From an optimization exercise on the open Yosys and OpenROAD flow, aimed at small area and a short achievable clock period; shortcuts taken in it are not production practice.
Where RTL was checked, it was by simulation tests only, not by an equivalence proof against the original.
Not every run is shown, and edits may drop behaviour that the tests do not exercise.
For run 2, only the layout was checked, not whether the RTL still works.

**Run 1: signal wires on met4**

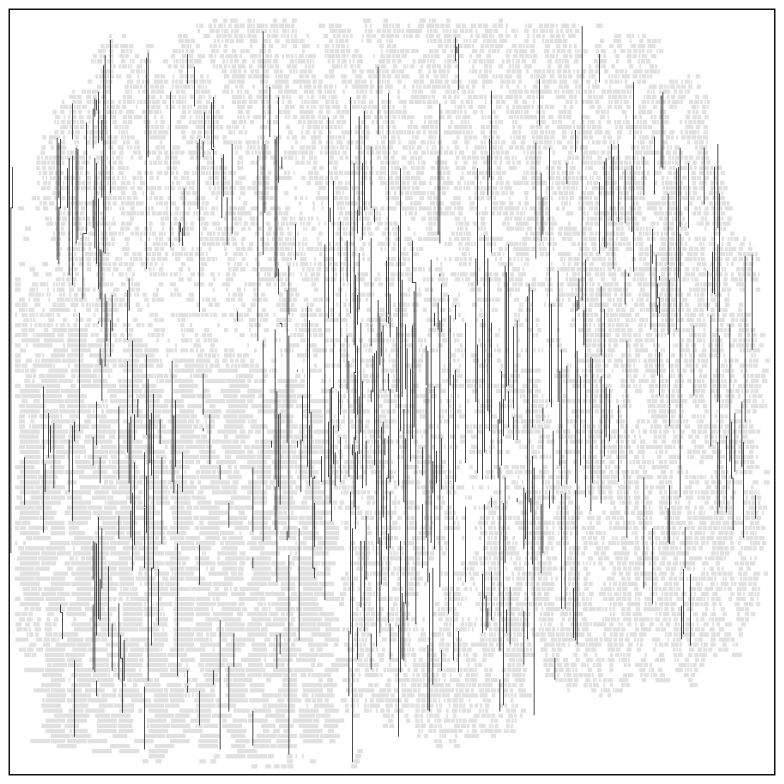
**Run 1: local utilization**

The bar under the picture is 100 um long. The die is cut into 20 by 20 equal tiles; dark purple is low, yellow is high, 0 to 100% covered.
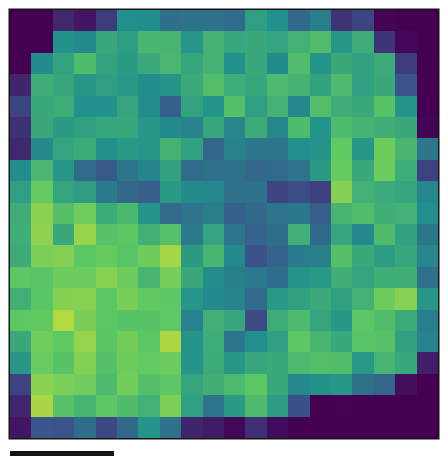
**Run 1: routing view**

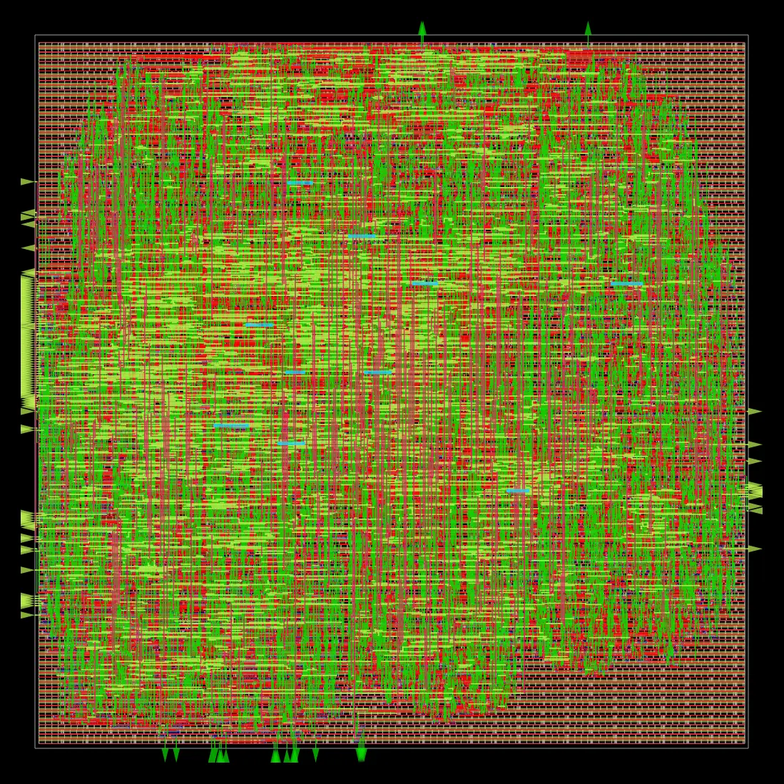
==> design.v <==
module ALU(
    input [31:0] a,
    input [31:0] b,
    input [3:0] func,
    output reg [31:0] res,
    output isZero
);
    assign isZero = ~|res;
    wire mmode = (func == 4'd2);
    wire dmode = (func == 4'd3) | (func == 4'd4);
    wire amode = (func == 4'd0) | (func == 4'd1) | (func == 4'd11) | (func == 4'd12);
    wire sub   = ~mmode & (func != 4'd0);
    wire [31:0] am = a & {32{mmode}};
    wire [31:0] bx = (b ^ {32{sub}}) & {32{~mmode}};
    wire [31:0] q;
    wire [31:0] x [0:32];
    wire        co0;
    assign x[32] = mmode ? 32'd0 : a;
    genvar k;
    generate
        for (k = 31; k >= 0; k = k - 1) begin : row
            localparam W = 32 - k;
            wire        hz;
            if (k == 0) begin : nz
                assign hz = 1'b1;
            end else begin : z
                assign hz = ~|b[31:W];
            end
            wire [W-1:0] y = (am[W-1:0] & {W{b[k]}}) | bx[W-1:0];
            wire [W:0]   s = {1'b0, x[k+1][31:k]} + {1'b0, y} + {{W{1'b0}}, sub};
            assign q[k] = hz & s[W];
            wire sel;
            if (k == 0) begin : lo
                assign sel = mmode | amode | (dmode & q[k]);
                assign x[k] = sel ? s[W-1:0] : x[k+1];
                assign co0 = s[W];
            end else begin : hi
                assign sel = mmode | (dmode & q[k]);
                assign x[k] = {sel ? s[W-1:0] : x[k+1][31:k], x[k+1][k-1:0]};
            end
        end
    endgenerate
    wire ltu = ~co0;
    wire lts = (a[31] ^ b[31]) ? a[31] : ltu;
    wire        bigsh = |b[31:5];
    reg  [31:0] a_rev;
    integer i;
    always @(*) for (i = 0; i < 32; i = i + 1) a_rev[i] = a[31 - i];
    wire [31:0] sh_in  = (func == 4'd9) ? a_rev : a;
    wire [31:0] sh_out = sh_in >> b[4:0];
    reg  [31:0] sh_rev;
    always @(*) for (i = 0; i < 32; i = i + 1) sh_rev[i] = sh_out[31 - i];
    always @ (*) begin
    case (func)
        4'd0: res = x[0];
        4'd1: res = x[0];
        4'd2: res = x[0];
        4'd3: res = q;
        4'd4: res = x[0];
        4'd5: res = a & b;
        4'd6: res = a | b;
        4'd7: res = a ^ b;
        4'd8: res = ~a;
        4'd9: res = bigsh ? 32'd0 : sh_rev;
        4'd10: res = bigsh ? 32'd0 : sh_out;
        4'd11: res = {31'h0, lts};
        4'd12: res = {31'h0, ltu};
        default:
            res = 32'h0;
    endcase
end
endmodule
module RegFile(
    input clk,
    input [3:0] raddr1,
    input [3:0] raddr2,
    input wen,
    input [3:0] waddr,
    input [31:0] wdata,
    output [31:0] rdata1,
    output [31:0] rdata2
);
    reg [31:0] memory [0:15];
    assign rdata1 = memory[raddr1];
    assign rdata2 = memory[raddr2];
    always @ (posedge clk) begin
        if (wen)
            memory[waddr] <= wdata;
    end
endmodule
module GPPM(
    input clk,
    input [3:0] raddr1,
    input [3:0] raddr2,
    input wen,
    input [3:0] waddr,
    input wdsrc,
    input [3:0] func,
    input [31:0] constant,
    input alusrc,
    input [31:0] aluconst,
    output [31:0] outrdata1,
    output isZero
);
    wire [31:0] rdata1;
    wire [31:0] rdata2;
    wire [31:0] wdata;
    wire [31:0] ares;
    wire [31:0] alu_op2;
    assign wdata = (wdsrc)? ares : constant;
    assign outrdata1 = rdata1;
    assign alu_op2 = alusrc? aluconst : rdata2;
    RegFile rf (
        .clk (clk),
        .raddr1 (raddr1),
        .raddr2 (raddr2),
        .wen (wen),
        .waddr (waddr),
        .wdata (wdata),
        .rdata1 (rdata1),
        .rdata2 (rdata2)
    );
    ALU alu (
        .a (rdata1),
        .b (alu_op2),
        .func (func),
        .res (ares),
        .isZero (isZero)
    );
endmodule
==> run.sh <==
#!/bin/bash
# synth_recipe.tcl (not shown) runs the flow's synth.tcl, then flattens the netlist and writes it again
# the make line also repeats each setting of config.mk as NAME=value (left out here)
make -C /OpenROAD-flow-scripts/flow DESIGN_CONFIG=/design/flow/config.mk WORK_HOME=/design/flow/orfs CLKGATE_MAP_FILE= SYNTH_SCRIPT=/design/flow/synth_recipe.tcl finish
==> config.mk <==
export PLATFORM = sky130hd
export DESIGN_NAME = GPPM
export DESIGN_NICKNAME = GPPM
export VERILOG_FILES = /design/flow/design.v
export SDC_FILE = /design/flow/constraint.sdc
export NUM_CORES = 4
export LEC_CHECK = 0
export CAP_MARGIN = 20
export CORE_MARGIN = 2
export CORE_UTILIZATION = 40
export SLEW_MARGIN = 20
==> constraint.sdc <==
create_clock -name core_clock -period 140.0 [get_ports {clk}]
set_input_delay 28.0000 -clock core_clock [delete_from_list [all_inputs] [get_ports {clk}]]
set_output_delay 28.0000 -clock core_clock [all_outputs]
set_load 0.01 [all_outputs]
==> results by group, run 1 <==
Finish
  • Fill count: around 15000
  • Multi-input logic area: around 51000 um^2
  • Non-Filler Instances: ~12000

Clocking
  • CTS tree: yes
  • Cts bufs inserted: 47
  • Later-pin clock latency in the skew report: around 0.6 ns
  • Worst-path clk slew: about 0.07 ns
  • # hold bufs at CTS: 0
  • CTS Buffer Depth: 3

Route
  • DRC: 0
  • Vias per Instance: around 6.3

Worst setup path
  • Reg2Reg Launch Point: rf.memory[15][0]$_DFFE_PP_
  • Worst EP arrival: roughly 110 ns

Global routing
  • GR Util All Layers: between 30% and 40%
  • Met3 Use GR: between 7 and 8%

Synth
  • Yosys top cell by area: edfxtp_1
  • Post-synth EDFFs: approximately 510
  • Mapped Cells: ~7500
  • Syn Nets: slightly above 8000
  • Synth warnings: 2
  • Post-synth ARST share: 0%
  • Avg Cell Area, Syn: slightly below 9 um^2

Outcome
  • Outcome: no timing/DRC/antenna violations

Placed design
  • IO buf count: 116

STA
  • Clock skew: about 0.026 ns

Die
  • Die height: around 410 um
  • Die X: slightly above 400 um
## Picture notes: 'signal wires on met4'
The wires run mostly vertical. The layer holds 6.0% of the routed length. The layer carries 19600 um of wire.

## Picture notes: 'local utilization'
11% of the tiles are over 75% full. The mean over all tiles is 51%. The fullest tile reaches 88%. 7.2% of the tiles are nearly empty.
utilization after layout: 54.3%
Initial Util: 40.3%
core region area: 163000 um^2

## Picture notes: 'routing view'
met3 wire len: 38100 um
met1 wire length: 128000 um
via count: 73100

==> run 1: worst max-delay path: cells and delay by family <==
kind	cells	cell delay, ns
compound gates	261	42.74
simple gates	105	16.20
fa+ha+maj	35	9.71
mux	24	7.42
buf+inv	29	3.60
xor+xnor	11	1.33
==> run 1: timing repair <==
item                       CTS  global route
gates cloned                 0             4
pin swaps                   11           522
setup endpoints to repair    1             1
setup buffers                5           151
resized for setup           61           637
==> run 1: through the flow <==
stage                     util, %  hold WS [ns]  setup TNS [ns]
final                        54.3          2.34               0
after floorplan                 -          1.51               0
after global placement       50.8          2.23           -1.51
after detailed placement     50.8          2.23           -2.53
after global routing         54.3          2.34           -1.07
after CTS                    51.8          2.25               0
==> run 1: area by class of cell <==
type	instances	share of cell area, %
sequential	512	17.4
clock buffer	55	1.39
clock inverter	28	0.218
tap	2175	3.07
inverter	314	1.33
antenna	12	0.0339
timing repair buffer	2162	19.2
multi-input combinational	6278	57.4
==> run 1 -> run 2 <==
==> design.v (replaced) <==
module ALU(
    input [31:0] a,
    input [31:0] b,
    input [3:0] func,
    output reg [31:0] res,
    output isZero
);
    assign isZero = ~|res;
    always @ (*) begin
    case (func)
        4'd0: res = a + b;
        4'd1: res = a - b;
        4'd2: res = a * b;
        4'd3: res = (b == 32'd0) ? 32'hFFFFFFFF : a / b;
        4'd4: res = (b == 32'd0) ? a : a % b;
        4'd5: res = a & b;
        4'd6: res = a | b;
        4'd7: res = a ^ b;
        4'd8: res = ~a;
        4'd9: res = a << b;
        4'd10: res = a >> b;
        4'd11: res = {31'h0, $signed(a) < $signed(b)};
        4'd12: res = {31'h0, a < b};
        default:
            res = 32'h0;
    endcase
end
endmodule
module RegFile(
    input clk,
    input [3:0] raddr1,
    input [3:0] raddr2,
    input wen,
    input [3:0] waddr,
    input [31:0] wdata,
    output [31:0] rdata1,
    output [31:0] rdata2
);
    reg [31:0] memory [0:15];
    assign rdata1 = memory[raddr1];
    assign rdata2 = memory[raddr2];
    always @ (posedge clk) begin
        if (wen)
            memory[waddr] <= wdata;
    end
endmodule
module GPPM(
    input clk,
    input [3:0] raddr1,
    input [3:0] raddr2,
    input wen,
    input [3:0] waddr,
    input wdsrc,
    input [3:0] func,
    input [31:0] constant,
    input alusrc,
    input [31:0] aluconst,
    output [31:0] outrdata1,
    output isZero
);
    wire [31:0] rdata1;
    wire [31:0] rdata2;
    wire [31:0] wdata;
    wire [31:0] ares;
    wire [31:0] alu_op2;
    assign wdata = (wdsrc)? ares : constant;
    assign outrdata1 = rdata1;
    assign alu_op2 = alusrc? aluconst : rdata2;
    RegFile rf (
        .clk (clk),
        .raddr1 (raddr1),
        .raddr2 (raddr2),
        .wen (wen),
        .waddr (waddr),
        .wdata (wdata),
        .rdata1 (rdata1),
        .rdata2 (rdata2)
    );
    ALU alu (
        .a (rdata1),
        .b (alu_op2),
        .func (func),
        .res (ares),
        .isZero (isZero)
    );
endmodule
**Run 2: routing view**

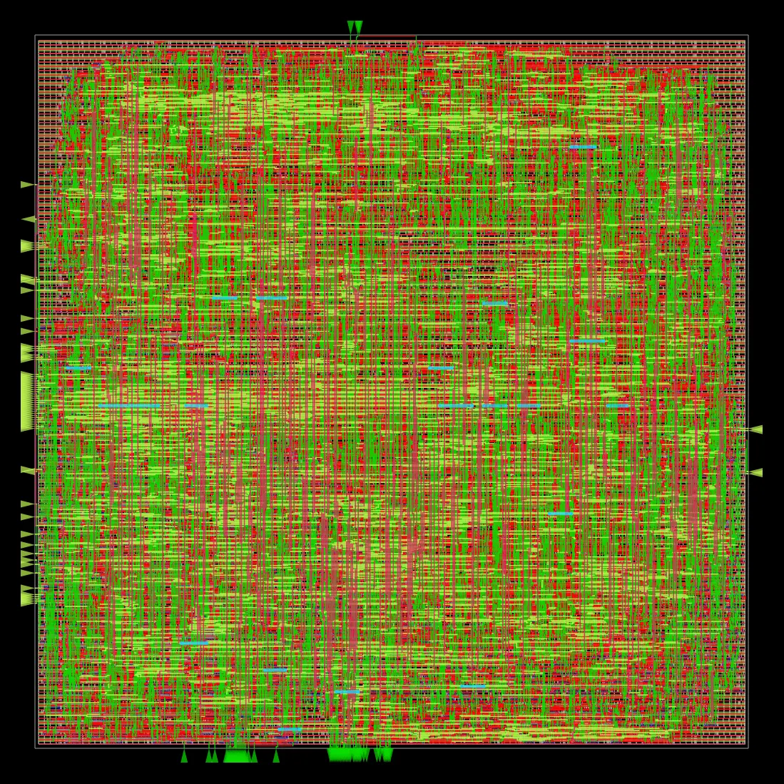
via count: 81300
GR Util All Layers: 41.8%
met3 wire len: 50900 um
met1 wire length: 174000 um

**Run 2: signal wires on met4**

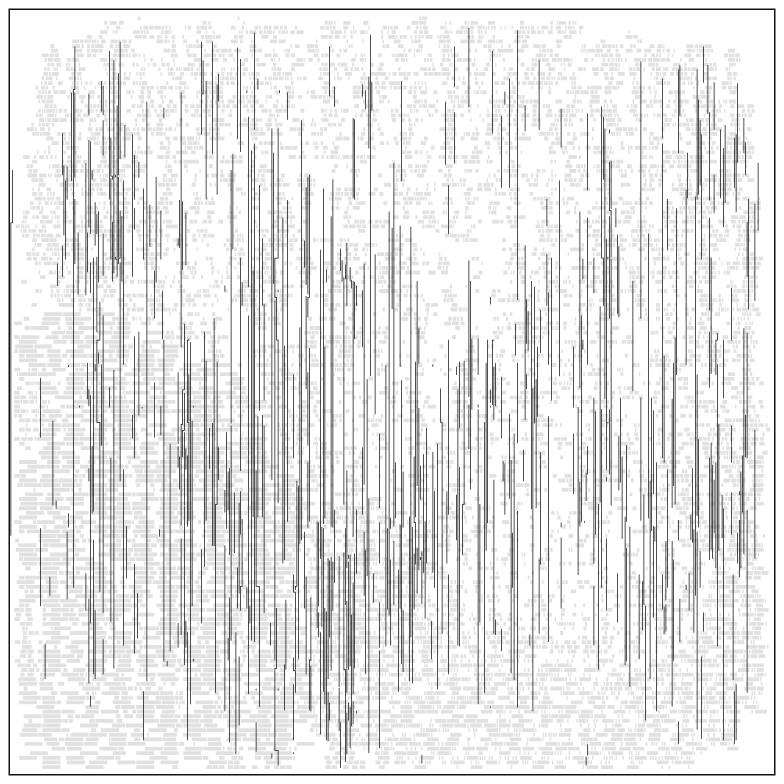
The layer carries 32.6 mm of wire. The layer holds 7.4% of the routed length. The longest straight run is 341 um. 350 nets have wire on it. The wires run mostly vertical.
Post-Route WL: 440000 um

==> run 2 against run 1 <==
Effect of this change:
- critical path type unchanged
- synthesized cell count is 23% higher
- critical path depth fell by 127
- flip-flop and latch count unchanged
- critical endpoint unchanged
==> results by group, run 2 <==
Finish
  • Largest class: multi-input gates
  • FFs & Latches: 512 (unchanged)
  • Non-clk bufs: 657 (-70%)
  • Clock network area share: 1.72% (+0.11 points)
  • Non-Filler Instances: 12200 (+5.7%)
  • Buffer share of cell area: 6.08% (-13 points)
  • Fill count: 19700 (+33%)
  • Non-clk invs: 746 (+140%)
  • # diodes: 13 (+1)

Die
  • Tap cells: 2640 (+21%)
  • Core region area: 197000 um^2 (+21%)
  • Die height: 450 um (+9.8%)

Route
  • Vias per Instance: 6.67 (+5.3%)

Synth
  • Yosys top cell by area: edfxtp_1
  • Mapped Cells: 9242 (+23%)

Clocking
  • Cts bufs inserted: 48 (+2.1%)
  • # hold bufs at CTS: 0 (unchanged)
  • CTS tree: yes

Worst setup path
  • WP depth: 338 (-27%)
  • Reg2Reg Launch Point: rf.memory[11][28]$_DFFE_PP_
  • Worst path bufs/invs: 38 (+31%)
  • Worst EP arrival: 109.03 ns (-0.10 ns)
  • CP top delay family: compound AO/OA/AOI/OAI gates

Outcome
  • Outcome: no timing/DRC/antenna violations

STA
  • Clock skew: 0.0399 ns (+0.0142 ns)
**Run 2: wires at chosen ports, followed through buffers**

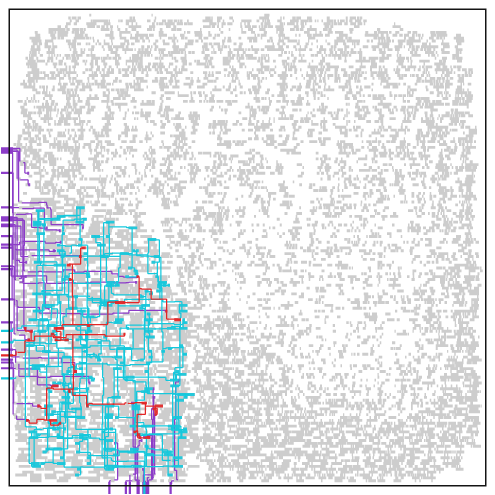
Purple marks aluconst, bits 32, direction input, end cells 34, buffers 32, wire 2700 um. Red marks alusrc, bits 1, direction input, end cells 37, buffers 3, wire 813 um. Cyan marks raddr2, bits 4, direction input, end cells 238, buffers 15, wire 6860 um.
IO buf count: 116
Ports: 117

[run 2: changes by cell type in the layout (fill, tap and decap cells not counted), sizes merged, moves of 62 or more]
cell    before   now
nand2      583  1078
ha         506   750
a21o       260   179
nand3      112   199
xnor2      360   276
o22ai       10    72
buf       2050   547
o21ai      836   424
nor3       117   218
inv        314   739
fa          56   411
a21oi      732   636
nor2       658   887
o21bai     124    55
[run 2: logic make-up (layout without fill, tap and decap cells)]
group / after synthesis / in the layout / synth area share (%)
other: 0 / 13 / 0
and+or+nand+nor: 3026 / 3027 / 17.4
DFF: 512 / 512 / 19.4
xor gates and xnor gates: 439 / 439 / 4.84
adders and majority gates: 1161 / 1161 / 22.2
AOI/OAI and AO/OA: 2409 / 2409 / 20.3
muxes: 498 / 498 / 9.98
buffers and inverters: 1197 / 1491 / 6.01
==> run 3: a larger rewrite; changed files in full <==
==> design.v <==
module ALU(
    input [31:0] a,
    input [31:0] b,
    input [3:0] func,
    output reg [31:0] res,
    output reg isZero
);
    wire f_add  = (func == 4'd0);
    wire f_sub  = (func == 4'd1);
    wire f_mul  = (func == 4'd2);
    wire f_div  = (func == 4'd3);
    wire f_mod  = (func == 4'd4);
    wire f_not  = (func == 4'd8);
    wire f_shl  = (func == 4'd9);
    wire f_shr  = (func == 4'd10);
    wire f_slt  = (func == 4'd11);
    wire f_sltu = (func == 4'd12);
    wire acc   = f_mul | f_shl | f_shr;
    wire dmode = f_div | f_mod;
    wire sub   = f_sub | dmode | f_slt | f_sltu;
    reg  [31:0] a_rev;
    integer i;
    always @(*) for (i = 0; i < 32; i = i + 1) a_rev[i] = a[31 - i];
    wire        bigsh = |b[31:5];
    wire [31:0] oh = bigsh ? 32'd0 : (32'd1 << b[4:0]);
    wire [31:0] bm = f_mul ? b : oh;
    wire [31:0] am = acc ? (f_shr ? a_rev : a) : 32'd0;
    wire [31:0] bx = acc ? 32'd0 : (f_not ? 32'hFFFFFFFF : (b ^ {32{sub}}));
    wire [31:0] q;
    wire [31:0] x [0:32];
    wire [31:0] y0;
    wire        co0;
    wire        sel0;
    assign x[32] = acc ? 32'd0 : a;
    genvar k;
    generate
        for (k = 31; k >= 0; k = k - 1) begin : row
            localparam W = 32 - k;
            wire        hz;
            if (k == 0) begin : nz
                assign hz = 1'b1;
            end else begin : z
                assign hz = ~|b[31:W];
            end
            wire [W-1:0] y = (am[W-1:0] & {W{bm[k]}}) | bx[W-1:0];
            wire [W-1:0] s;
            wire         co;
            addrow #(.W(W)) add (.x(x[k+1][31:k]), .y(y), .cin(sub), .s(s), .cout(co));
            assign q[k] = hz & co;
            wire sel;
            if (k == 0) begin : lo
                assign sel = acc | f_add | f_sub | (dmode & q[k]);
                assign x[k] = sel ? s : x[k+1];
                assign co0 = co;
                assign sel0 = sel;
                assign y0 = y;
            end else begin : hi
                assign sel = acc | (dmode & q[k]);
                assign x[k] = {sel ? s : x[k+1][31:k], x[k+1][k-1:0]};
            end
        end
    endgenerate
    wire [31:0] x1 = x[1];
    wire [31:0] p0 = x1 ^ y0;
    wire [31:0] g0 = x1 & y0;
    wire [31:0] t0 = x1 | y0;
    wire zsum = (p0[0] == sub) & (p0[31:1] == t0[30:0]);
    wire zx1  = ~|x1;
    wire z0   = sel0 ? zsum : zx1;
    reg [31:0] x0_rev;
    always @(*) for (i = 0; i < 32; i = i + 1) x0_rev[i] = x[0][31 - i];
    wire ltu = ~co0;
    wire lts = (a[31] ^ b[31]) ? a[31] : ltu;
    always @ (*) begin
    case (func)
        4'd0:  begin res = x[0];  isZero = z0; end
        4'd1:  begin res = x[0];  isZero = z0; end
        4'd2:  begin res = x[0];  isZero = z0; end
        4'd3:  begin res = q;     isZero = ~|q[31:1] & ~q[0]; end
        4'd4:  begin res = x[0];  isZero = z0; end
        4'd5:  begin res = g0;    isZero = ~|g0; end
        4'd6:   begin res = t0;    isZero = ~|t0; end
        4'd7:  begin res = p0;    isZero = ~|p0; end
        4'd8:  begin res = p0;    isZero = ~|p0; end
        4'd9:  begin res = x[0];  isZero = z0; end
        4'd10:  begin res = x0_rev; isZero = z0; end
        4'd11:  begin res = {31'h0, lts};  isZero = ~lts; end
        4'd12: begin res = {31'h0, ltu};  isZero = ~ltu; end
        default: begin res = 32'h0; isZero = 1'b1; end
    endcase
    end
endmodule
module addrow #(parameter W = 8, parameter KIND = 0) (
    input  [W-1:0] x,
    input  [W-1:0] y,
    input          cin,
    output [W-1:0] s,
    output         cout
);
    localparam L = (W <= 2) ? 1 : (W <= 4) ? 2 : (W <= 8) ? 3 : (W <= 16) ? 4 : 5;
    wire [W-1:0] g0 = x & y;
    wire [W-1:0] p0 = x ^ y;
    wire [W-1:0] gg [0:L];
    wire [W-1:0] pp [0:L];
    assign gg[0] = {g0[W-1:1], g0[0] | (p0[0] & cin)};
    assign pp[0] = p0;
    genvar l, i;
    generate
        for (l = 0; l < L; l = l + 1) begin : lev
            for (i = 0; i < W; i = i + 1) begin : bit_
                if (KIND == 0) begin : skl
                    if ((i >> l) & 1) begin : comb
                        localparam J = ((i >> l) << l) - 1;
                        assign gg[l+1][i] = gg[l][i] | (pp[l][i] & gg[l][J]);
                        assign pp[l+1][i] = pp[l][i] & pp[l][J];
                    end else begin : pass
                        assign gg[l+1][i] = gg[l][i];
                        assign pp[l+1][i] = pp[l][i];
                    end
                end else begin : ks
                    if (i >= (1 << l)) begin : comb
                        assign gg[l+1][i] = gg[l][i] | (pp[l][i] & gg[l][i - (1 << l)]);
                        assign pp[l+1][i] = pp[l][i] & pp[l][i - (1 << l)];
                    end else begin : pass
                        assign gg[l+1][i] = gg[l][i];
                        assign pp[l+1][i] = pp[l][i];
                    end
                end
            end
        end
    endgenerate
    wire [W:0] c = {gg[L], cin};
    assign s = p0 ^ c[W-1:0];
    assign cout = c[W];
endmodule
module RegFile(
    input clk,
    input [3:0] raddr1,
    input [3:0] raddr2,
    input wen,
    input [3:0] waddr,
    input [31:0] wdata,
    output [31:0] rdata1,
    output [31:0] rdata2
);
    reg [31:0] memory [0:15];
    assign rdata1 = memory[raddr1];
    assign rdata2 = memory[raddr2];
    always @ (posedge clk) begin
        if (wen)
            memory[waddr] <= wdata;
    end
endmodule
module GPPM(
    input clk,
    input [3:0] raddr1,
    input [3:0] raddr2,
    input wen,
    input [3:0] waddr,
    input wdsrc,
    input [3:0] func,
    input [31:0] constant,
    input alusrc,
    input [31:0] aluconst,
    output [31:0] outrdata1,
    output isZero
);
    wire [31:0] rdata1;
    wire [31:0] rdata2;
    wire [31:0] wdata;
    wire [31:0] ares;
    wire [31:0] alu_op2;
    assign wdata = (wdsrc)? ares : constant;
    assign outrdata1 = rdata1;
    assign alu_op2 = alusrc? aluconst : rdata2;
    RegFile rf (
        .clk (clk),
        .raddr1 (raddr1),
        .raddr2 (raddr2),
        .wen (wen),
        .waddr (waddr),
        .wdata (wdata),
        .rdata1 (rdata1),
        .rdata2 (rdata2)
    );
    ALU alu (
        .a (rdata1),
        .b (alu_op2),
        .func (func),
        .res (ares),
        .isZero (isZero)
    );
endmodule
==> config.mk <==
export PLATFORM = sky130hd
export DESIGN_NAME = GPPM
export DESIGN_NICKNAME = GPPM
export VERILOG_FILES = /design/flow/design.v
export SDC_FILE = /design/flow/constraint.sdc
export NUM_CORES = 4
export LEC_CHECK = 0
export ABC_AREA = 1
export CAP_MARGIN = 20
export CORE_MARGIN = 2
export CORE_UTILIZATION = 40
export SLEW_MARGIN = 20
**Run 3: wires at chosen ports, followed through buffers**

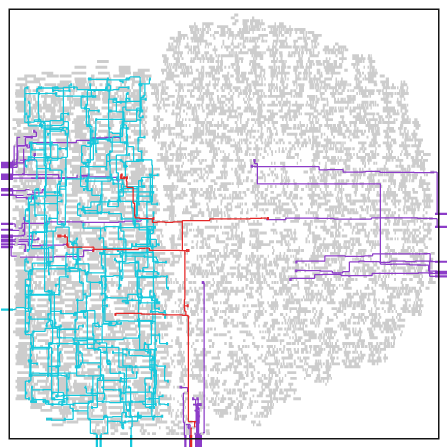
Cyan marks raddr2, bits 4, direction input, end cells 495, buffers 12, wire 8530 um. Purple marks aluconst, bits 32, direction input, end cells 32, buffers 32, wire 2470 um. Red marks alusrc, bits 1, direction input, end cells 13, buffers 2, wire 608 um.

**Run 3: signal wires on met4**

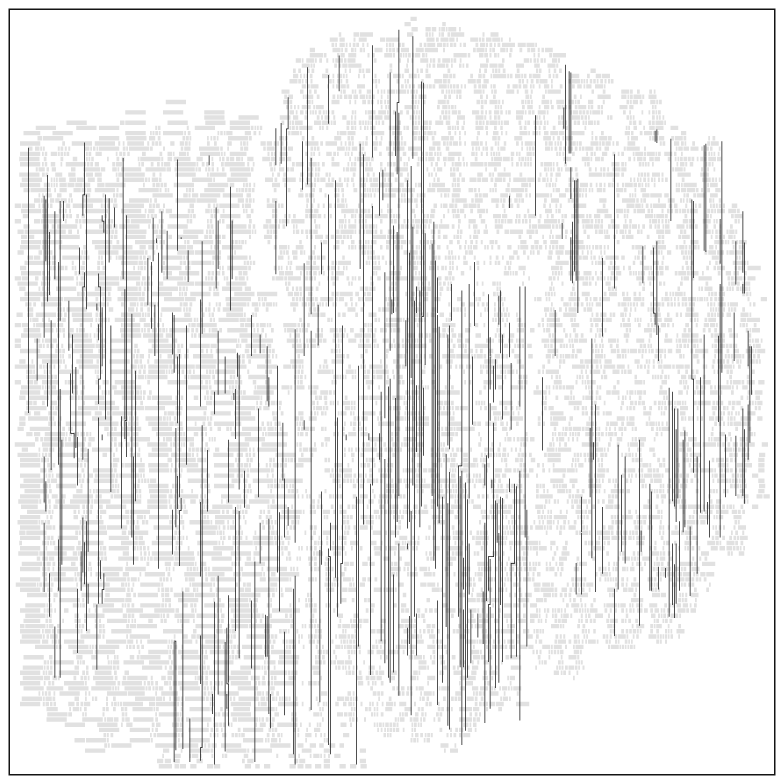
216 nets have wire on it. The longest straight run is 208 um. The layer holds 7.0% of the routed length. The layer carries 18800 um of wire. The wires run mostly vertical.
Post-Route WL: 270000 um
via count: 63500

==> run 3 against run 2 <==
Effect of this change:
- die area fell by 21%
- synthesized cell count fell by 5.0%
- sequential share of layout area rose by 5.8 points
- first-iteration DRC count fell by 36%
- critical path type unchanged
- utilization fell by 2.4 points
==> results by group, run 3 <==
Finish
  • Final Instance Area: 66600 um^2
  • Non-Filler Instances: 10700 (-12%)
  • CLK BUF: 48
  • FFs & Latches: 512 (unchanged)
  • Non-clk invs: 1030 (+38%)
  • # diodes: 3 (-10)
  • Clock network area share: 2.30% (+0.58 points)
  • Non-clk bufs: 265 (-60%)
  • Most frequent cells in the layout: 2103 x nand2_1, 1135 x o21ai_0, 968 x inv_1, 740 x nand3_1, 512 x edfxtp_1
  • Buffer share of cell area: 3.47% (-2.6 points)
  • Largest class: multi-input gates
  • Nets: about 9400

Die
  • Core region area: 156000 um^2 (-21%)
  • Tap cells: 2058 (-22%)
  • Die height: 400 um (-11%)
  • Ports: 117 (unchanged)

Worst setup path
  • Reg2Reg Launch Point: rf.memory[2][31]$_DFFE_PP_
  • Worst EP arrival: 104.90 ns (-4.13 ns)
  • R2r worst-path depth: 431
  • Critical Path Sink: isZero
  • CP top delay family: simple AND/OR/NAND/NOR gates
  • WP depth: 438 (+30%)

Synth
  • Top-count cell post-synth: nand2_1
  • Yosys top cell by area: edfxtp_1
  • Synth warnings: 35
  • Mapped Cells: 8782 (-5.0%)

STA
  • Worst slew margin: between 10% and 20%
  • Clock skew: 0.0299 ns (-0.0101 ns)
  • Setup WS post-layout: between 7 and 8 ns

Route
  • Vias per Instance: 5.92 (-11%)

Clocking
  • CTS tree: yes
  • Number of clock sinks seen by CTS: about 500
  • Cts bufs inserted: 44 (-8.3%)
  • Post-CTS Setup Bufs: 0
  • Worst-path clk slew: ~0.070 ns

Outcome
  • Outcome: no timing/DRC/antenna violations

Placed design
  • IO buf count: 116 (unchanged)

Worst hold path
  • Worst hold path class: register to register
**Run 3: routing view**

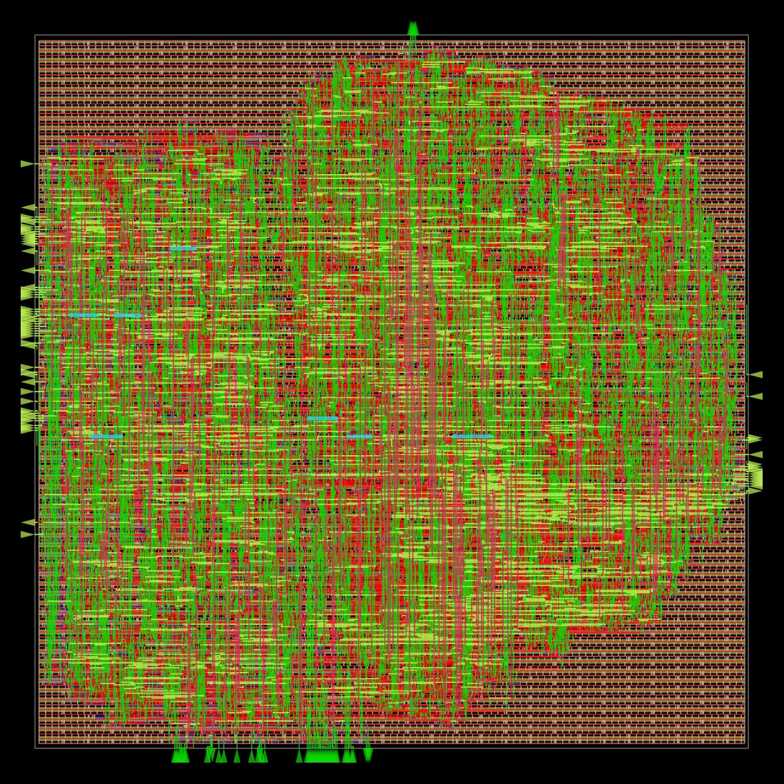
GR Util All Layers: 32.2%
met3 wire len: 26000 um

==> run 3: logic make-up after synthesis <==
logic type / count (synthesis) / share of synthesized area [%]
buf+inv: 1482 / 11.0
xor+xnor: 307 / 4.28
flops: 512 / 24.5
fa+ha+maj: 628 / 14.1
compound gates: 1989 / 17.2
mux: 121 / 1.93
simple gates: 3743 / 27.1
==> run 3: worst reg2reg max path, delay by kind of cell (launching register included) <==
kind | cells | cell delay, ns
buffers and inverters | 51 | 12.46
muxes | 2 | 0.84
adders and majority gates | 36 | 13.74
and+or+nand+nor | 246 | 28.66
DFF | 1 | 0.36
AOI/OAI and AO/OA | 96 | 20.10
==> run 3: per-layer routing <==
metal / global-route usage (%) / wire length, um
met1: 41.7 / 106000
met2: 50.9 / 118000
met3: 4.55 / 26000
met4: 19.5 / 18800
met5: 0 / 103
==> run 3: repair_timing <==
action,CTS,global route
resized for setup,0,40
hold buffers,0,0
setup endpoints to repair,0,1
==> run 3 -> run 4 <==
--- a/config.mk
+++ b/config.mk
@@ -10,3 +10,3 @@
 export CORE_MARGIN = 2
-export CORE_UTILIZATION = 40
+export CORE_UTILIZATION = 60
 export SLEW_MARGIN = 20
**Run 4: local utilization**

The bar under the picture is 100 um long. The die is cut into 33 by 33 equal tiles; dark purple is low, yellow is high, 0 to 100% covered.
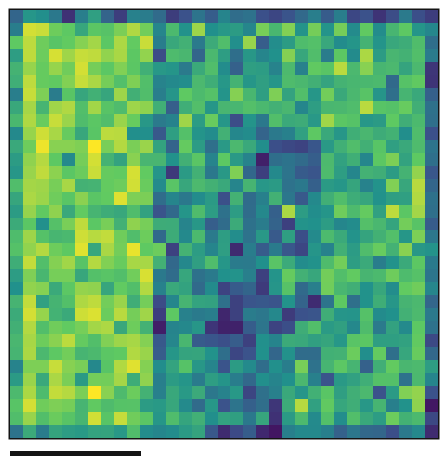
The mean over all tiles is 59%. The fullest tile reaches 100%. The emptiest ninth of the die: bottom center. 24% of the tiles are over 75% full.

**Run 4: logic cells by family**

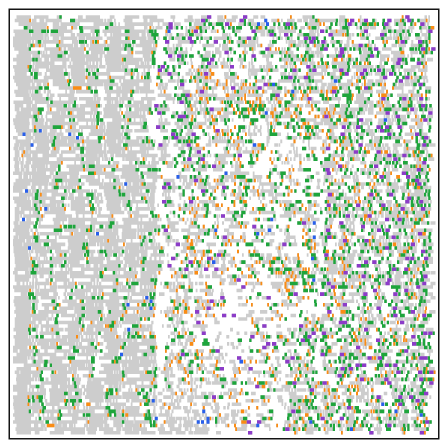
Green marks inverting AOI/OAI gates, cells 1968, where all over the die. Orange marks inverters, cells 1030, where all over the die. Purple marks XOR/XNOR gates, cells 307. Blue marks AND and OR gates, cells 52, where all over the die.

==> run 4 against run 3 <==
Effect of this change:
- still clean on timing, DRC and antenna
- count of clock-buffer cells in the layout is 4 lower
- sequential share of layout area is 0.37 points higher
- final cell count is 6.5% lower
- first-iteration DRC count is 23% higher
- critical path type unchanged
- largest cell class unchanged
- highest routed layer unchanged
==> results by group, run 4 <==
Outcome
  • Outcome: no timing/DRC/antenna violations

Worst setup path
  • Reg2Reg Launch Point: rf.memory[8][30]$_DFFE_PP_
  • Worst EP arrival: 105.18 ns (+0.28 ns)
  • WP depth: 421 (-3.9%)
  • Critical Path Sink: isZero
  • CP top delay family: simple AND/OR/NAND/NOR gates

Synth
  • Synth warnings: 35 (unchanged)
  • Mapped Cells: 8782 (unchanged)
  • Top-count cell post-synth: nand2_1
  • Yosys top cell by area: edfxtp_1

Clocking
  • CTS tree: yes
  • Cts bufs inserted: 40 (-9.1%)
  • Post-CTS resize count: 0 (unchanged)
  • # hold bufs at CTS: 0 (unchanged)
  • Post-CTS Setup Bufs: 0 (unchanged)

Placed design
  • IO buf count: 116 (unchanged)
  • DP Area: approximately 64000 um^2

Finish
  • Utilization after layout: 63.2%
  • Final Instance Area: 65600 um^2 (-1.6%)
  • Non-Filler Instances: 10000 (-6.5%)
  • Nets: 9332 (-0.22%)

Route
  • Via count: 65300 (+2.8%)
  • DR WL/cell: 25.7 um

Worst hold path
  • Worst hold path class: register to register

STA
  • Worst slew margin: 22.4% (+3.2 points)
  • Final period util: a little over nine tenths
  • Clock skew: 0.0178 ns (-0.0121 ns)
  • Setup WS post-layout: 6.82 ns (-0.279 ns)

Die
  • Die ar.: approximately 110000 um^2
  • Core region area: 104000 um^2 (-34%)
  • Ports: 117 (unchanged)
  • Die height: 328 um (-18%)

Global routing
  • Pin count of the biggest net entering global routing: about 160
**Run 4: wires at chosen ports, followed through buffers**

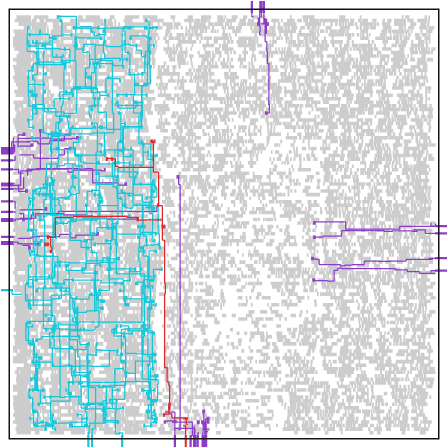
Red marks alusrc, bits 1, direction input, end cells 13, buffers 2, wire 435 um. Cyan marks raddr2, bits 4, direction input, end cells 495, buffers 12, wire 7920 um. Purple marks aluconst, bits 32, direction input, end cells 32, buffers 32, wire 1820 um.

[run 4: cell counts after synthesis]
No cell type changed its count.
[run 4: metal layers]
metal	GRT usage (%)	up-vias	part of all wire, %	routed length [um]
li1	-	29200	-	-
met1	57.4	30100	35	91300
met2	70.8	4681	43	110000
met3	10.5	1213	13	33400
met4	34.8	8	8.9	23000
met5	0	-	0.023	58
[run 4: logic make-up after synthesis]
logic type | after synthesis | synth area share, %
AO/OA/AOI/OAI | 1989 | 17.2
XOR/XNOR | 307 | 4.28
adder cells (fa/ha/maj) | 628 | 14.1
buffers and inverters | 1482 | 11.0
flip-flops | 512 | 24.5
multiplexers | 121 | 1.93
AND/OR/NAND/NOR | 3743 | 27.1
[run 4: final cells by class]
class,instances,share of cell area (%)
diodes,6,0.0229
clock buffers,44,1.58
clock inverters,28,0.620
inverters,1027,5.98
multi-input cells,6788,62.3
flip-flops and latches,512,23.4
well taps,1380,2.63
repair buffers,248,3.36
repair inverters,3,0.0305
==> run 4 -> run 5 <==
--- a/design.v
+++ b/design.v
@@ -47,3 +47,26 @@
             wire         co;
-            addrow #(.W(W)) add (.x(x[k+1][31:k]), .y(y), .cin(sub), .s(s), .cout(co));
+            localparam L = (W <= 2) ? 1 : (W <= 4) ? 2 : (W <= 8) ? 3 : (W <= 16) ? 4 : 5;
+            wire [W-1:0] xi = x[k+1][31:k];
+            wire [W-1:0] g0 = xi & y;
+            wire [W-1:0] p0 = xi ^ y;
+            wire [W-1:0] gg [0:L];
+            wire [W-1:0] pp [0:L];
+            assign gg[0] = {g0[W-1:1], g0[0] | (p0[0] & sub)};
+            assign pp[0] = p0;
+            genvar l, i;
+            for (l = 0; l < L; l = l + 1) begin : lev
+                for (i = 0; i < W; i = i + 1) begin : bit_
+                    if ((i >> l) & 1) begin : comb
+                        localparam J = ((i >> l) << l) - 1;
+                        assign gg[l+1][i] = gg[l][i] | (pp[l][i] & gg[l][J]);
+                        assign pp[l+1][i] = pp[l][i] & pp[l][J];
+                    end else begin : pass
+                        assign gg[l+1][i] = gg[l][i];
+                        assign pp[l+1][i] = pp[l][i];
+                    end
+                end
+            end
+            wire [W:0] c = {gg[L], sub};
+            assign s = p0 ^ c[W-1:0];
+            assign co = c[W];
             assign q[k] = hz & co;
@@ -91,45 +114,2 @@
     end
-endmodule
-module addrow #(parameter W = 8, parameter KIND = 0) (
-    input  [W-1:0] x,
-    input  [W-1:0] y,
-    input          cin,
-    output [W-1:0] s,
-    output         cout
-);
-    localparam L = (W <= 2) ? 1 : (W <= 4) ? 2 : (W <= 8) ? 3 : (W <= 16) ? 4 : 5;
-    wire [W-1:0] g0 = x & y;
-    wire [W-1:0] p0 = x ^ y;
-    wire [W-1:0] gg [0:L];
-    wire [W-1:0] pp [0:L];
-    assign gg[0] = {g0[W-1:1], g0[0] | (p0[0] & cin)};
-    assign pp[0] = p0;
-    genvar l, i;
-    generate
-        for (l = 0; l < L; l = l + 1) begin : lev
-            for (i = 0; i < W; i = i + 1) begin : bit_
-                if (KIND == 0) begin : skl
-                    if ((i >> l) & 1) begin : comb
-                        localparam J = ((i >> l) << l) - 1;
-                        assign gg[l+1][i] = gg[l][i] | (pp[l][i] & gg[l][J]);
-                        assign pp[l+1][i] = pp[l][i] & pp[l][J];
-                    end else begin : pass
-                        assign gg[l+1][i] = gg[l][i];
-                        assign pp[l+1][i] = pp[l][i];
-                    end
-                end else begin : ks
-                    if (i >= (1 << l)) begin : comb
-                        assign gg[l+1][i] = gg[l][i] | (pp[l][i] & gg[l][i - (1 << l)]);
-                        assign pp[l+1][i] = pp[l][i] & pp[l][i - (1 << l)];
-                    end else begin : pass
-                        assign gg[l+1][i] = gg[l][i];
-                        assign pp[l+1][i] = pp[l][i];
-                    end
-                end
-            end
-        end
-    endgenerate
-    wire [W:0] c = {gg[L], cin};
-    assign s = p0 ^ c[W-1:0];
-    assign cout = c[W];
 endmodule
--- a/config.mk
+++ b/config.mk
@@ -10,3 +10,3 @@
 export CORE_MARGIN = 2
-export CORE_UTILIZATION = 60
+export CORE_UTILIZATION = 65
 export SLEW_MARGIN = 20
**Run 5: logic cells by family**

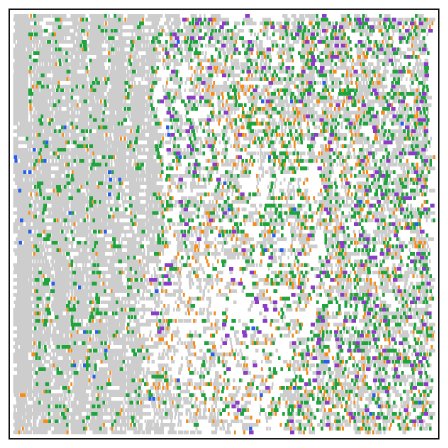
Blue marks AND and OR gates, cells 59, where all over the die. Green marks inverting AOI/OAI gates, cells 2017, where all over the die. Orange marks inverters, cells 1013, where all over the die. Purple marks XOR/XNOR gates, cells 310.
Non-Filler Instances: 9874
multi-input combinational area share: 62.3%
most common cell after layout, fill and taps aside: nand2_1

**Run 5: wires at chosen ports, followed through buffers**

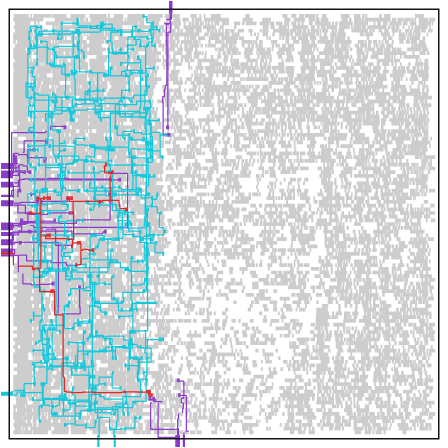
Purple marks aluconst, bits 32, direction input, end cells 32, buffers 32, wire 1650 um. Cyan marks raddr2, bits 4, direction input, end cells 486, buffers 11, wire 6960 um. Red marks alusrc, bits 1, direction input, end cells 20, buffers 2, wire 458 um.

==> run 5 against run 4 <==
Effect of this change:
- die area shrank 8.8%
- via count grew 1.5%
- still clean
- non-clock buffer count grew 11
- flip-flop and latch count is the same
- worst setup slack lost 0.021 ns
- maximum frequency is essentially flat
- final cell count shrank 1.6%
- routed wire length shrank 0.32%
==> results by group, run 5 <==
STA
  • Slew @ Worst Pin: between 1 and 1.5 ns
  • Min Tclk post-route: roughly 130 ns
  • Clock skew: 0.0279 ns (+0.0101 ns)
  • Worst slew margin: 17.5% (-5.0 points)
  • Fin Setup TNS: 0 ns
  • Setup WS post-layout: 6.80 ns (-0.0211 ns)
  • Final period util: 95.1% (about the same)

Worst setup path
  • Reg2Reg Launch Point: rf.memory[3][31]$_DFFE_PP_
  • Worst EP arrival: 105.20 ns (+0.02 ns)
  • Worst setup path start: raddr2[2]
  • CP max stage cell: o21ai_0
  • Critical Path Sink: isZero
  • CP top delay family: simple AND/OR/NAND/NOR gates
  • WP depth: 414 (-1.7%)

Placed design
  • IO buf count: 116 (unchanged)
  • DP Area: 63500 um^2 (-0.77%)

Die
  • Die X: 313 um
  • Initial Util: between 60% and 70%
  • Ports: 117 (unchanged)
  • Die height: 313 um (-4.5%)
  • Die ar.: 98000 um^2 (-8.8%)
  • Core region area: 94900 um^2 (-8.6%)

Synth
  • Dominant synthesized flop cell: edfxtp_1
  • Avg Cell Area, Syn: roughly 7 um^2
  • #FFs+latches synth: between 500 and 600
  • Top-count cell post-synth: nand2_1
  • Yosys top cell by area: edfxtp_1
  • Cell Area, Synth: roughly 62000 um^2
  • Mapped Cells: 8729 (-0.60%)
  • Synth warnings: 3 (-91%)
  • Post-synth ARST share: 0%

Finish
  • Final Instance Area: 65000 um^2 (-0.92%)
  • Utilization after layout: 68.5% (+5.3 points)
  • Nets: 9284 (-0.51%)
  • Largest regs: rf.memory x512

Clocking
  • Post-CTS resize count: 0 (unchanged)
  • # hold bufs at CTS: 0 (unchanged)
  • CTS Root Cell: clkbuf_16
  • Cts bufs inserted: 39 (-2.5%)
  • Post-CTS Setup Bufs: 0 (unchanged)
  • CTS tree: yes

Global routing
  • Vias in the first global route: between 60000 and 70000
  • Pin count of the biggest net entering global routing: 152 (-6.2%)
  • Grt ovf: 0

Worst hold path
  • Hold_sp: rf.memory[0][31]$_DFFE_PP_
  • Worst hold path class: register to register
  • Worst Hold Depth: 13
  • Worst Hold End: rf.memory[5][0]$_DFFE_PP_

Route
  • Met2 WL post-DR: 105000 um (-4.1%)
  • Met1 wire length: 86800 um (-4.9%)
  • DRC: 0
  • DR WL/cell: 26.0 um (+1.3%)
  • Final ANT Viol Nets: 0
  • Via count: 66300 (+1.5%)

Outcome
  • Outcome: no timing/DRC/antenna violations
**Run 5: routing view**

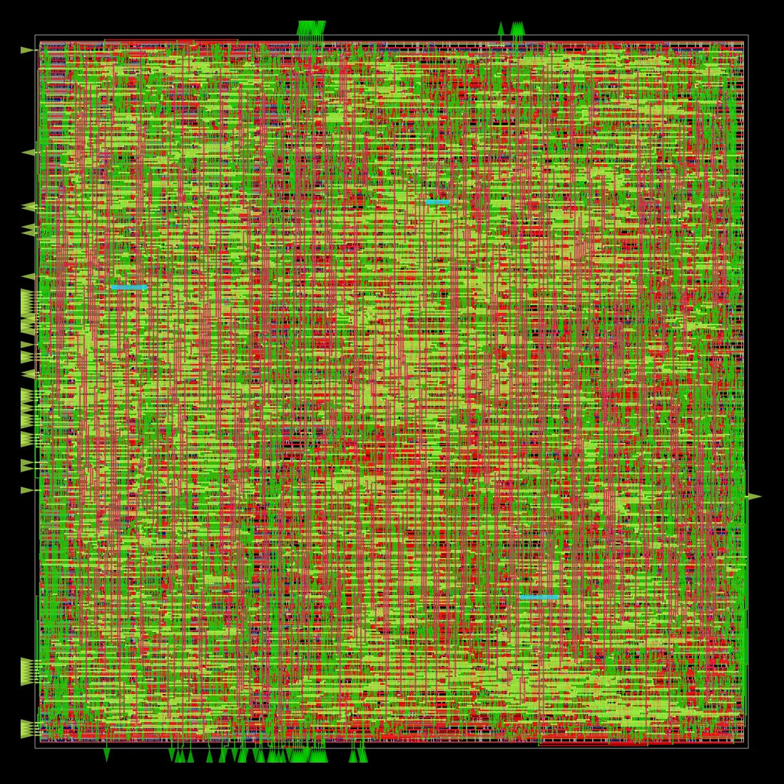
top sig layer: met5
met3 wire len: 39400 um
Post-Route WL: 257000 um

-- run 5: area by class of cell --
type                    count  share of cell area [%]
diodes                      8                  0.0308
clock buffers              45                    1.54
clock inverters            25                   0.607
inverters                1011                    5.92
multi-input cells        6747                    62.3
flip-flops and latches    512                    23.7
well taps                1265                    2.44
repair buffers            259                    3.47
repair inverters            2                  0.0193
-- run 5: cell families (layout without fill, tap and decap cells) --
| kind of cell | count (synthesis) | in the layout | share of synthesized area, % |
|---|---|---|---|
| other cells | 0 | 8 | 0 |
| buf+inv | 1470 | 1342 | 10.4 |
| compound gates | 2037 | 2037 | 17.8 |
| flops | 512 | 512 | 24.8 |
| mux | 122 | 122 | 1.97 |
| simple gates | 3650 | 3650 | 26.4 |
| xor+xnor | 310 | 310 | 4.42 |
| fa+ha+maj | 628 | 628 | 14.3 |
-- run 5: routing by layer --
layer / track usage [%] / up-vias
met4: 40.5 / 6
met3: 14.5 / 1509
met5: 0 / -
met1: 62.0 / 30100
li1: - / 29100
met2: 74.9 / 5536
==> run 5 -> run 6 <==
==> flow/run.sh (new file) <==
#!/bin/bash
# The standard synthesis and layout, with one change to the layout: the port buffers are
# buf_2 (every input and output still gets its own buffer).
set -euo pipefail
here=$(pwd)
bash standard.sh synth > "$here/synth.log" 2>&1
bash standard.sh BUFFER_PORTS_ARGS="-buffer_cell sky130_fd_sc_hd__buf_2" > "$here/layout.log" 2>&1
==> standard.sh (new file) <==
#!/bin/bash
# synth_recipe.tcl (not shown) runs the flow's synth.tcl, then flattens the netlist and writes it again
# the make line also repeats each setting of config.mk as NAME=value (left out here)
make -C /OpenROAD-flow-scripts/flow DESIGN_CONFIG=/design/flow/config.mk WORK_HOME=/design/flow/orfs CLKGATE_MAP_FILE= SYNTH_SCRIPT=/design/flow/synth_recipe.tcl "${@:-finish}"
removed: run.sh
**Run 6: logic cells by family**

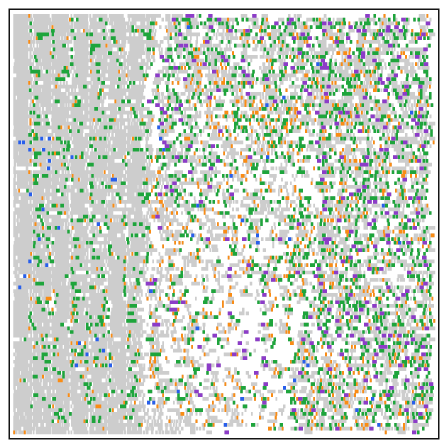
Blue marks AND and OR gates, cells 59, where all over the die. Green marks inverting AOI/OAI gates, cells 2017, where all over the die. Purple marks XOR/XNOR gates, cells 310. Orange marks inverters, cells 1012, where all over the die.

**Run 6: signal wires on met4**

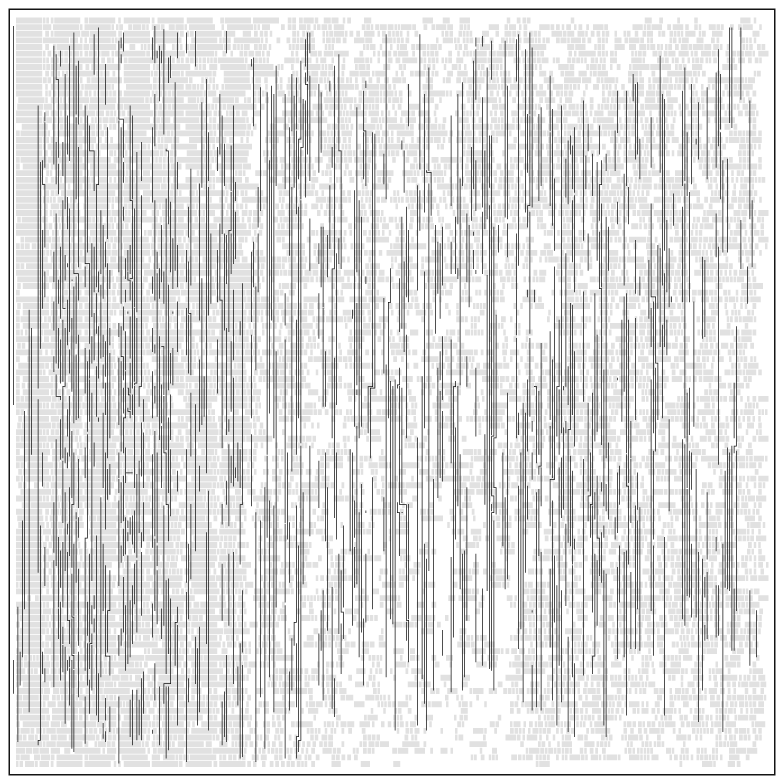
411 nets have wire on it. The wires run mostly vertical. The layer carries 28.2 mm of wire.
via count: 67500
Post-Route WL: 263000 um

==> run 6 against run 5 <==
Effect of this change:
- still clean
- final cell count increased by 0.18%
- critical path depth unchanged
- count of clock-buffer cells in the layout decreased by 5
- global-route usage increased by 1.3 points
- utilization decreased by 0.62 points
- critical path type unchanged
- largest cell class unchanged
- highest routed layer unchanged
==> results by group, run 6 <==
Worst setup path
  • Worst EP arrival: 105.17 ns (-0.03 ns)
  • Critical Path Sink: isZero

Synth
  • Yosys top cell by area: edfxtp_1
  • Adder-cell share of the synthesized area: 14.3% (unchanged)
  • Simple-gate share of the synthesized area: 26.4% (unchanged)
  • Mapped Cells: 8729 (unchanged)
  • Dominant synthesized flop cell: edfxtp_1
  • XOR/XNOR share of the synthesized area: 4.42% (unchanged)
  • Cell Area, Synth: 62100 um^2 (unchanged)

Worst hold path
  • Hold_sp: rf.memory[11][31]$_DFFE_PP_
  • Worst Hold End: rf.memory[15][0]$_DFFE_PP_
  • Worst Hold Depth: 13 (unchanged)

Die
  • Ports: 117 (unchanged)
  • Initial Util: 65.4% (unchanged)

Clocking
  • CTS tree: yes
  • Post-CTS Setup Bufs: 0 (unchanged)
  • CTS Root Cell: clkbuf_16
  • # hold bufs at CTS: 0 (unchanged)
  • Cts bufs inserted: 38 (-2.6%)

Outcome
  • Outcome: no timing/DRC/antenna violations

STA
  • Min Tclk post-route: 133.17 ns (-0.0312 ns)
  • Clock skew: 0.0301 ns (+0.00223 ns)

Finish
  • Largest regs: rf.memory x512
  • Final Instance Area: 64400 um^2 (-0.91%)

Placed design
  • DP Area: 63000 um^2 (-0.80%)
**Run 6: wires at chosen ports, followed through buffers**

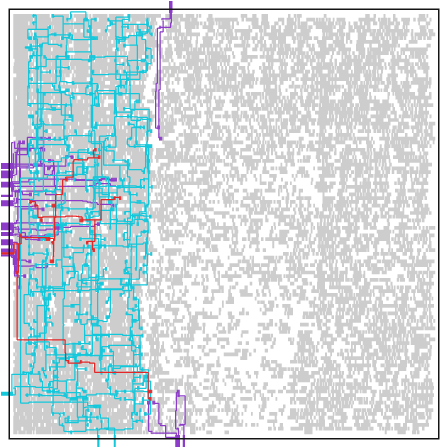
Red marks alusrc, bits 1, direction input, end cells 20, buffers 1, wire 512 um. Cyan marks raddr2, bits 4, direction input, end cells 486, buffers 10, wire 7280 um. Purple marks aluconst, bits 32, direction input, end cells 32, buffers 32, wire 1570 um.

run 6: cell count changes in the layout (fill, tap and decap cells not counted), sizes merged:
cell and delta:
diode +12, inv +2, bufinv -5, clkinv +6, clkbuf -4, clkdlybuf4s50 -108
buf +115
run 6: routing by layer:
metal	part of all wire (%)	wire, um	track usage [%]	vias to the layer above
li1	-	-	-	29200
met1	33	87000	61.7	30500
met2	41	108000	77.1	5970
met3	15	40000	16.0	1812
met4	11	28200	43.7	18
met5	0.052	138	0	-
run 6: worst max-delay path, delay by kind of cell:
family / cells / cell delay, ns
simple gates: 230 / 27.57
compound gates: 97 / 21.78
mux: 1 / 0.41
fa+ha+maj: 36 / 13.26
buf+inv: 50 / 13.75
run 6: cell type report:
class                           count  area [um^2]
Timing Repair inverter              1         5.00
Multi-Input combinational cell   6747        40500
Inverter                         1011         3840
Clock buffer                       40          958
Clock inverter                     29          315
Antenna cell                       20         50.0
Fill cell                        7942        30500
Sequential cell                   512        15400
Tap cell                         1265         1580
Timing Repair Buffer              267         1760
run 6: cell families after synthesis:
kind of cell / Yosys count
compound gates: 2037
xor+xnor: 310
fa+ha+maj: 628
buf+inv: 1470
flops: 512
mux: 122
simple gates: 3650

-- afterwards: timing with drivers on the ports --
The results above use ideal ports. As a check the final layouts listed here were re-extracted and re-timed, cells and wires unchanged.
Step 1 assumes that a clkbuf_16 drives the clock port and a buf_2 every other input.
Step 2 times the ports against the registers' clock, not the clock port: input delays grow and output delays shrink by t, the midpoint of the rising clock arrivals with the driver on.
a / b / c = ideal ports / drivers / drivers and shift; a / b = the first two.
| run | t, ns | setup WS [ns] | clock arrival spread, ns | worst slew at a driven data input, ns | cell pins on the clock port's net |
|---|---|---|---|---|---|
| run 1 | 0.639 | 2.866 / 2.744 / 2.744 | 0.026 / 0.025 | 0.12 | 1 |
| run 2 | 0.647 | 2.966 / 2.838 / 2.838 | 0.040 / 0.040 | 0.19 | 1 |
| run 3 | 0.643 | 7.096 / 7.071 / 7.071 | 0.030 / 0.030 | 0.08 | 1 |
| run 4 | 0.623 | 6.817 / 6.791 / 6.791 | 0.018 / 0.017 | 0.06 | 1 |
| run 5 | 0.610 | 6.796 / 6.772 / 6.772 | 0.028 / 0.028 | 0.11 | 1 |
| run 6 | 0.631 | 6.827 / 6.775 / 6.775 | 0.030 / 0.030 | 0.11 | 1 |
After both steps every run listed still meets setup and hold. The setup slack of run 2, which loses most, moves by -0.128 ns with the drivers and by -0.128 ns with both steps.
